Context: an optimization exercise on an open-source flow, tuned for small area and a short achievable clock period. The choices shown serve that exercise and are no tape-out recipe.
At most, simulation tests tie the RTL to the original design; equivalence was not proved.
Some runs may be left out. An edit can pass the tests and still lose a function that they never use.
No functional check of the RTL was part of run 2.
Power and IR drop assume default switching activity.

<file path="flow/design.v">
`timescale 1ns / 1ps
module naive_dot #(
    parameter N = 128,
    parameter WEIGHT_WIDTH = 4,
    parameter ACT_WIDTH = 4
)(
    input                        clk,
    input                        rst,
    input                        start,
    input [N*WEIGHT_WIDTH-1 : 0] i_weights_flat, 
    input [N*ACT_WIDTH-1 : 0]    i_acts_flat,
    output reg                   done,
    output reg [15:0]            result
);
    wire signed [WEIGHT_WIDTH-1:0] w_wire [0:N-1];
    wire signed [ACT_WIDTH-1:0]    a_wire [0:N-1];
    wire signed [7:0]             mul_wire [0:N-1];
    genvar i;
    generate
        for (i=0; i<N; i=i+1) begin : GEN_INPUT_MUL
            assign w_wire[i] = i_weights_flat[i*WEIGHT_WIDTH +: WEIGHT_WIDTH];
            assign a_wire[i] = i_acts_flat[i*ACT_WIDTH +: ACT_WIDTH];
            assign mul_wire[i] = $signed(w_wire[i]) * $signed(a_wire[i]);
        end
    endgenerate
    reg signed [8:0]  pipe1 [0:63];   
    reg signed [10:0] pipe2 [0:15];   
    reg signed [12:0] pipe3 [0:3];    
    reg signed [14:0] pipe4;          
    reg [3:0] valid_pipe;   
    integer k;
    always @(posedge clk) begin
        if (rst) begin
            for (k=0; k<64; k=k+1) pipe1[k] <= 0;
            for (k=0; k<16; k=k+1) pipe2[k] <= 0;
            for (k=0; k<4; k=k+1)  pipe3[k] <= 0;
            pipe4 <= 0;
            valid_pipe <= 4'b0000;
            done <= 0;
            result <= 0;
        end else begin
            for (k=0; k<64; k=k+1) begin
                pipe1[k] <= mul_wire[2*k] + mul_wire[2*k+1];
            end
            valid_pipe[0] <= start;   
            for (k=0; k<16; k=k+1) begin
                pipe2[k] <= (pipe1[4*k] + pipe1[4*k+1]) + (pipe1[4*k+2] + pipe1[4*k+3]);
            end
            valid_pipe[1] <= valid_pipe[0];   
            for (k=0; k<4; k=k+1) begin
                pipe3[k] <= (pipe2[4*k] + pipe2[4*k+1]) + (pipe2[4*k+2] + pipe2[4*k+3]);
            end
            valid_pipe[2] <= valid_pipe[1];
            pipe4 <= ((pipe3[0] + pipe3[1]) + (pipe3[2] + pipe3[3]));
            valid_pipe[3] <= valid_pipe[2];
            if (valid_pipe[3]) begin   
                done <= 1'b1;
                result <= {pipe4[14], pipe4};   
            end else begin
                done <= 1'b0;
            end
        end
    end
endmodule
</file>
<file path="flow/run.sh">
#!/bin/bash
# synth_recipe.tcl (not shown) runs the flow's synth.tcl, then flattens the netlist and writes it again
# the make line also repeats each setting of config.mk as NAME=value (left out here)
make -C /OpenROAD-flow-scripts/flow DESIGN_CONFIG=/design/flow/config.mk WORK_HOME=/design/flow/orfs CLKGATE_MAP_FILE= SYNTH_SCRIPT=/design/flow/synth_recipe.tcl finish
</file>
<file path="flow/config.mk">
export PLATFORM = sky130hd
export DESIGN_NAME = naive_dot
export DESIGN_NICKNAME = naive_dot
export VERILOG_FILES = /design/flow/design.v
export SDC_FILE = /design/flow/constraint.sdc
export NUM_CORES = 4
export LEC_CHECK = 0
export CAP_MARGIN = 20
export CORE_MARGIN = 2
export CORE_UTILIZATION = 40
export SETUP_SLACK_MARGIN = 0.05
export SLEW_MARGIN = 20
</file>
<file path="flow/constraint.sdc">
create_clock -name core_clock -period 4.5 [get_ports {clk}]
set_input_delay 0.9000 -clock core_clock [delete_from_list [all_inputs] [get_ports {clk}]]
set_output_delay 0.9000 -clock core_clock [all_outputs]
set_load 0.01 [all_outputs]
</file>
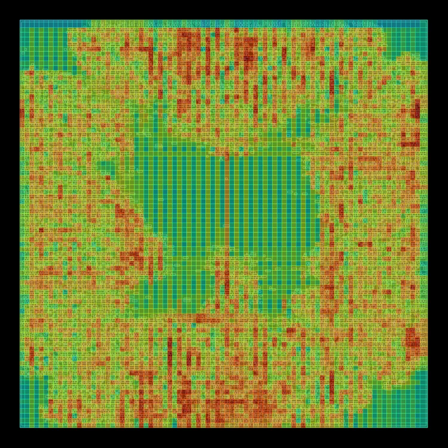
(run_1/congestion_map.png)
WL per Instance: 16.3 um
met2 GRT Util: 0.354
met1 GRT Util: 0.286

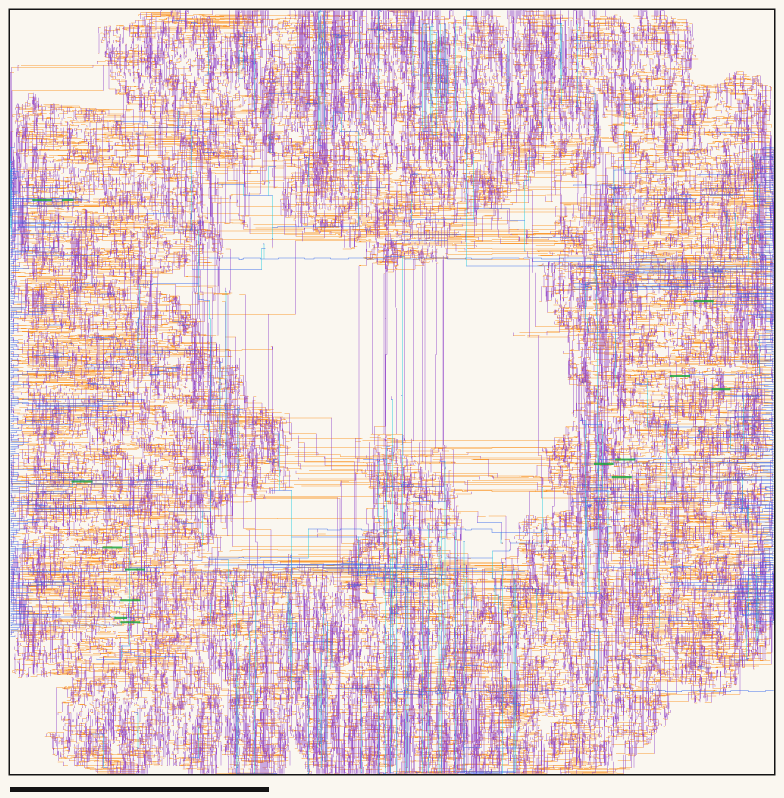
(run_1/layers.png)
Bar = 200 um.
layer	color	wire length
M5	green	181 um
M4	cyan	9390 um
M2	purple	170 mm
M3	blue	14800 um
M1	orange	164 mm
final WL: 359 mm
routed via count: 103000

==> flow_summary.ini, run 1 <==
[synth]
synth_top_family_by_area = adder cells
synth-simple-area-share = 0.156
synth.distinct_cells = 55
ys_seq_area_frac = 0.122
synth-edff-count = 0
synth_compound_area_frac = 0.0709
yosysWarnings = 4
syn_area_per_cell_um2 = 9.51
synth_xor_xnor_area_share = 0.0463
syn_nets = 19600
synth_fa_ha_area_frac = 0.504
syn-instance-count = 14500
synth_flop_cell = dfxtp_1
ys_seq_elements = 839
async_reset_ff_frac = 0

[critical_path]
crit_family = adder cells
worstPathCellList = clkdlybuf4s50_1 > buf_4 > nand2_1 > fa_1 > inv_1 > fa_1 > fa_1 > inv_1 > fa_1 > inv_1 > ha_1 > a21o_1 > o211ai_1 > and3_1 > nor3_1 > buf_4
critPathKind = input port to flip-flop
crit_slowest_cell = fa_1
crit_arrival_ps = 5010
cp.depth = 16
path_max_fanout = 3
max_stage_delay_ps = 580
required_ps = 5110
cp_common_cell = fa_1
startpoint_type = input port
path_buf_inv = 6
critPathCapture = pipe1[39][8]$_SDFF_PP0_
timing.rr.end = pipe3[3][9]$_SDFF_PP0_
cp-end-kind = flip-flop
startpoint = i_weights_flat[314]
reg2reg_depth = 10

[final_layout]
n_all_inverters = 3008
bufAreaShareNonClock = 0.145
multi_input_area_um2 = 109000
most-common-layout-cells = inv_1, fa_1, buf_4
clock_buffers = 131
nets = 22500
area.growth.synth_to_final_pct = 24.7
dominant_cells = multi-input combinational cells
n_fill_cell = 32200
seq-cell-share = 0.0979
clk_share = 0.0206
ff_latch_area_um2 = 16800
multi_input_gates = 10500
multi_input_area_share = 0.637
num_antenna_cells = 39
nFlopsAndLatches = 839
layout-drive-gt1-share = 0.139
final_common_cell = inv_1

[min_path]
holdPathStages = 1
hp-start = valid_pipe[0]$_SDFF_PP0_
hold_class = flip-flop to flip-flop
holdPathEnd = valid_pipe[1]$_SDFF_PP0_

[clock_network]
clk_path_buf_depth = 3
numCtsBuffers = 103
cts.reportedPaths.clkPinSlew_ps = 60
clk_latency_ps = 740
post-cts-setup-buffers = 0
cts_hold_buf = 0
clock-root-buffer = clkbuf_16
clock_sinks = 839
htree_levels = 3
cts_resized = 0

[place]
place_ws_ps = -708
port_buffers = 1043
gp_congestion = 0.897
place_inst = 21800
dpl.hpwl_mm = 319

[timing]
finalCritPeriodShare = 0.978
holdWs_ps = 440
grt_setup_unrepaired = yes
setup_viol_count_final = 0
finalClockSkew_ps = 42.2
tightest_slew_ps = 921
hold_viol_final = 0
timing.fmax_ghz = 0.227

[grt]
top_usage_layer = met2
grt_pass1_wl_mm = 586
antenna_found_initial = 59
use_met3 = 0.0277
grt_pass1_vias = 110000
grt_max_degree = 155
overflow = 0
grtUsageTotal = 0.210

[route]
ant_nets = 0
wl_met2_mm = 170
drc = 0
drt_iter0_drc = 4460
dr.pass1.iters = 5
via_per_inst = 4.69
wl_met3_mm = 14.8
routed.top_layer = met5
wl_met1_mm = 164

[power]
seq_power_w = 0.0138
combinationalPowerShare = 0.801
p_seq_frac = 0.121
clk-power_w = 0.00879
power.internal_w = 0.0604
swShare = 0.468
switching_power_w = 0.0532
maxPowerGroup = combinational cells
peakVddDrop_v = 0.000418
power_combinational_w = 0.0910
p_per_area_nw_per_um2 = 662
total_power_w = 0.114
power.leakage_nw = 84.7

[floorplan]
die_y_um = 591
die_area_um2 = 349000
core_area_um2 = 343000
n_tap_cell = 4557
ios = 1044
die_w_um = 591
start_util = 0.402

[outcome]
outcome = timing/DRC/antenna clean

[job]
maxCapViolations = 0
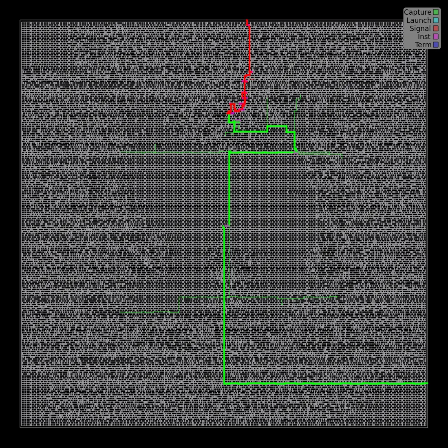
(run_1/critical_path.png)
non-filler cells in the finished layout: 22100
fin util: 0.501
minimum clock period: 4400 ps
setup TNS: 0 ps
PnR worst setup slack: 97.7 ps

==> run 1: flip-flops by register name, indices dropped and copies added, names as in the netlist <==
register and count:
pipe1 576, pipe2 176, pipe3 52, pipe4 15
result 15, valid_pipe 4, done 1
==> run 1: synthesized netlist by cell type (84+ instances only) <==
cell | n | area, um^2
dfxtp_1 | 839 | 16800
o211ai_1 | 255 | 1910
nand2b_1 | 256 | 1600
and2_1 | 1132 | 7080
nor2_1 | 761 | 2860
nor3b_1 | 104 | 781
inv_1 | 3008 | 11300
o21ai_0 | 242 | 1210
o21a_1 | 96 | 721
xnor2_1 | 484 | 4240
xor2_1 | 244 | 2140
nand2_1 | 681 | 2560
a211oi_1 | 100 | 751
a21o_1 | 114 | 856
buf_2 | 84 | 420
ha_1 | 1686 | 21100
nor2b_1 | 357 | 2230
mux2_2 | 158 | 1780
a21oi_1 | 431 | 2160
nor3_1 | 280 | 1400
fa_1 | 2408 | 48200
==> run 1: metrics by stage <==
stage / instance area [um^2] / util
floorplan: 138000 / -
detailed placement: 168000 / 0.489
global route: 172000 / 0.501
CTS: 171000 / 0.499
global placement: 168000 / 0.489
finish: 172000 / 0.501
==> run 2: too many edits to list; what changed since run 1 <==
flow/design.v: 64 -> 11819 lines; modules unchanged: 0
  naive_dot: edited, 63 -> 11814 lines
  fa: new, 4 lines
==> module fa as of run 2 <==
module fa(input a, input b, input ci, output s, output co);
    assign s = a ^ b ^ ci;
    assign co = (a & b) | (ci & (a ^ b));
endmodule
--- a/flow/config.mk
+++ b/flow/config.mk
@@ -8,5 +8,7 @@
 export CAP_MARGIN = 20
 export CORE_MARGIN = 2
-export CORE_UTILIZATION = 40
+export CORE_UTILIZATION = 55
 export SETUP_SLACK_MARGIN = 0.05
 export SLEW_MARGIN = 20
+export SYNTH_HIERARCHICAL = 1
+export SYNTH_MINIMUM_KEEP_SIZE = 0
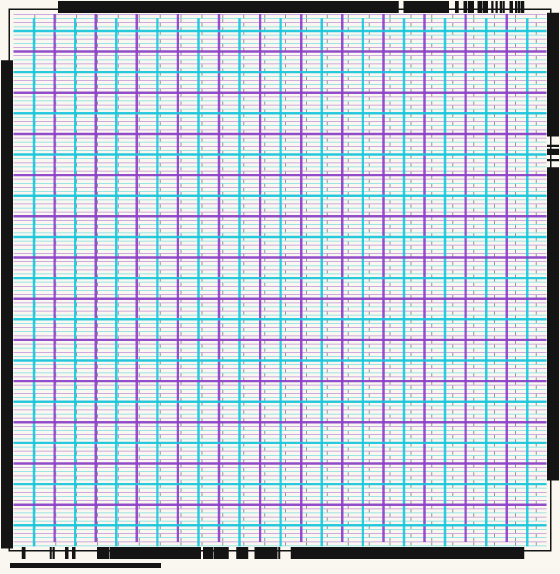
(run_2/floorplan.png)
Bar = 100 um. Pins as bars on the die edge. Tap cells in gray.
net	color
VSS	cyan
VDD	purple
met4 straps	25
signal pins	1044
met5 straps	25
tap cells	1637
met1 rails	130
Die Ht: 357 um
maximum vdd drop: 0.000880 V
die width: 357 um
core area: 123000 um^2

==> flow_summary.ini, run 2 <==
[outcome]
outcome = timing/DRC/antenna clean

[synth]
synth_compound_area_frac = 0.00156
async_reset_ff_frac = 0
synth_top_cell_by_area = fa_1
synth_xor_xnor_area_share = 0.00154
synth_top_area_frac = 0.594
synth_flop_cell = dfxtp_1
ys_seq_elements = 820
syn_area_per_cell_um2 = 13.8
syn-instance-count = 4945
synth_most_common_cell = fa_1
ys_seq_area_frac = 0.240
ys_top_cells_by_count = fa_1, and2_1, dfxtp_1
synth_fa_ha_area_frac = 0.595
syn_nets = 8008
yosysWarnings = 7
synth_top_family_by_area = adder cells

[timing]
holdWs_ps = 321
setup_viol_count_final = 0
timing.fmax_ghz = 0.304
fin_setup_tns_ps = 0
hold_viol_final = 0
setup_ws_ps = 1210
finalClockSkew_ps = 22.1

[route]
drt_wl_total_mm = 274
drc = 0
dr.pass1.iters = 5
drt_iter0_drc = 4929

[power]
combinationalPowerShare = 0.667
power.internal_w = 0.0350
total_power_w = 0.0657
power.leakage_nw = 33.2
p_seq_frac = 0.224
p_per_area_nw_per_um2 = 785

[critical_path]
worstPathCellList = clkdlybuf4s50_1 > nand2_1 > fa_1 > fa_1 > fa_1
critPathKind = input port to flip-flop
timing.rr.end = r2_s5667$_DFF_P_
crit_arrival_ps = 3820
critPathCapture = r1_s4153$_DFF_P_
cp.depth = 5
startpoint = i_acts_flat[1]
max_stage_delay_ps = 890
cp_common_cell = fa_1

[place]
place_inst = 7625
dpl.hpwl_mm = 249
post_dp_cell_area_um2 = 80800
place_ws_ps = 631

[job]
maxCapViolations = 0

[clock_network]
clock_sinks = 820
cts_resized = 0
htree_levels = 3
clk_path_buf_depth = 3
cts.reportedPaths.clkPinSlew_ps = 60
numCtsBuffers = 83

[final_layout]
largest_register_ffs = 16
final_area_um2 = 83700
layout-drive-gt1-share = 0.0251
area.growth.synth_to_final_pct = 22.4
finalNonFillerCells = 7782
top_regs = result: 16 flops, vld: 4 flops
regMostFlops = result

[grt]
overflow = 0

[floorplan]
die_area_um2 = 127000

[min_path]
holdPathStages = 0
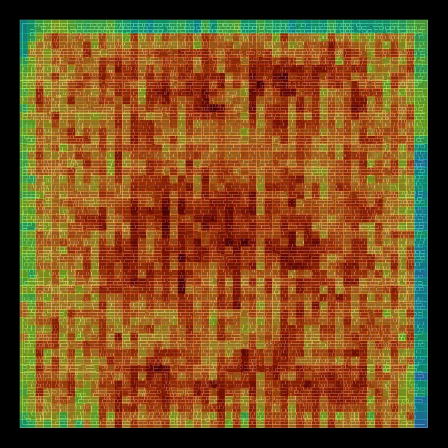
(run_2/congestion_map.png)
GR peak layer: met2
overall global routing resource usage: 0.446
fin util: 0.678
WL per Instance: 35.2 um

-- run 2: modules after synthesis (local to each module, per instance) --
module / area (um^2) / cells inside / times used
fa: 20.0 / 1 / 2029
naive_dot: 27700 / 2916 / 1
-- run 2: power groups by stage --
stage               Sequential (W)  Combinational (W)  Clock (W)
floorplan                   0.0133             0.0230          0
global placement            0.0147             0.0409          0
detailed placement          0.0147             0.0421          0
CTS                         0.0146             0.0426    0.00719
global route                0.0149             0.0468    0.00747
finish                      0.0147             0.0438    0.00720
-- run 2: final cells by class --
type                            instances  area (um^2)
Fill cell                            9025        39800
Clock buffer                          107         2310
Antenna cell                            3         7.51
Inverter                                4         15.0
Sequential cell                       820        16400
Clock inverter                         47          508
Timing Repair Buffer                 1043        10400
Tap cell                             1637         2050
Multi-Input combinational cell       4121        51900
-- run 2: cell families (layout without fill, tap and decap cells) --
family,count (synthesis),count (layout)
adders and majority gates,2036,2036
and+or+nand+nor,2066,2066
xor gates and xnor gates,12,12
AOI/OAI and AO/OA,7,7
DFF,820,820
other,0,3
buffers and inverters,4,1201
-- run 2: routing by layer --
layer	share of wire	global-route usage
met4	0.063	0.225
met2	0.47	0.703
met3	0.10	0.108
met5	0.00040	0
met1	0.36	0.585

[separate check: timing with driven ports]
No port has a modelled driver above. Below, the same layouts with a new extraction and two added sets of constraints.
Step 1 sets driving cells, clkbuf_16 on the clock port and buf_2 on the other inputs (assumed; they add their load-dependent delay and slew).
Step 2 times the ports against the registers' clock, not the clock port: input delays grow and output delays shrink by t, the midpoint of the rising clock arrivals with the driver on.
a / b / c = ideal ports / drivers / drivers and shift; a / b = the first two.
run | t, ns | setup slack, ns | worst data-port slew with drivers (ns)
run 1 | 0.827 | 0.098 / 0.027 / -0.800 | 0.31
run 2 | 0.728 | 1.210 / 1.259 / 0.532 | 0.10
With both steps, setup timing fails in run 1, where it was met with ideal ports. The setup slack of run 1, which loses most, moves by -0.071 ns with the drivers and by -0.898 ns with both steps.
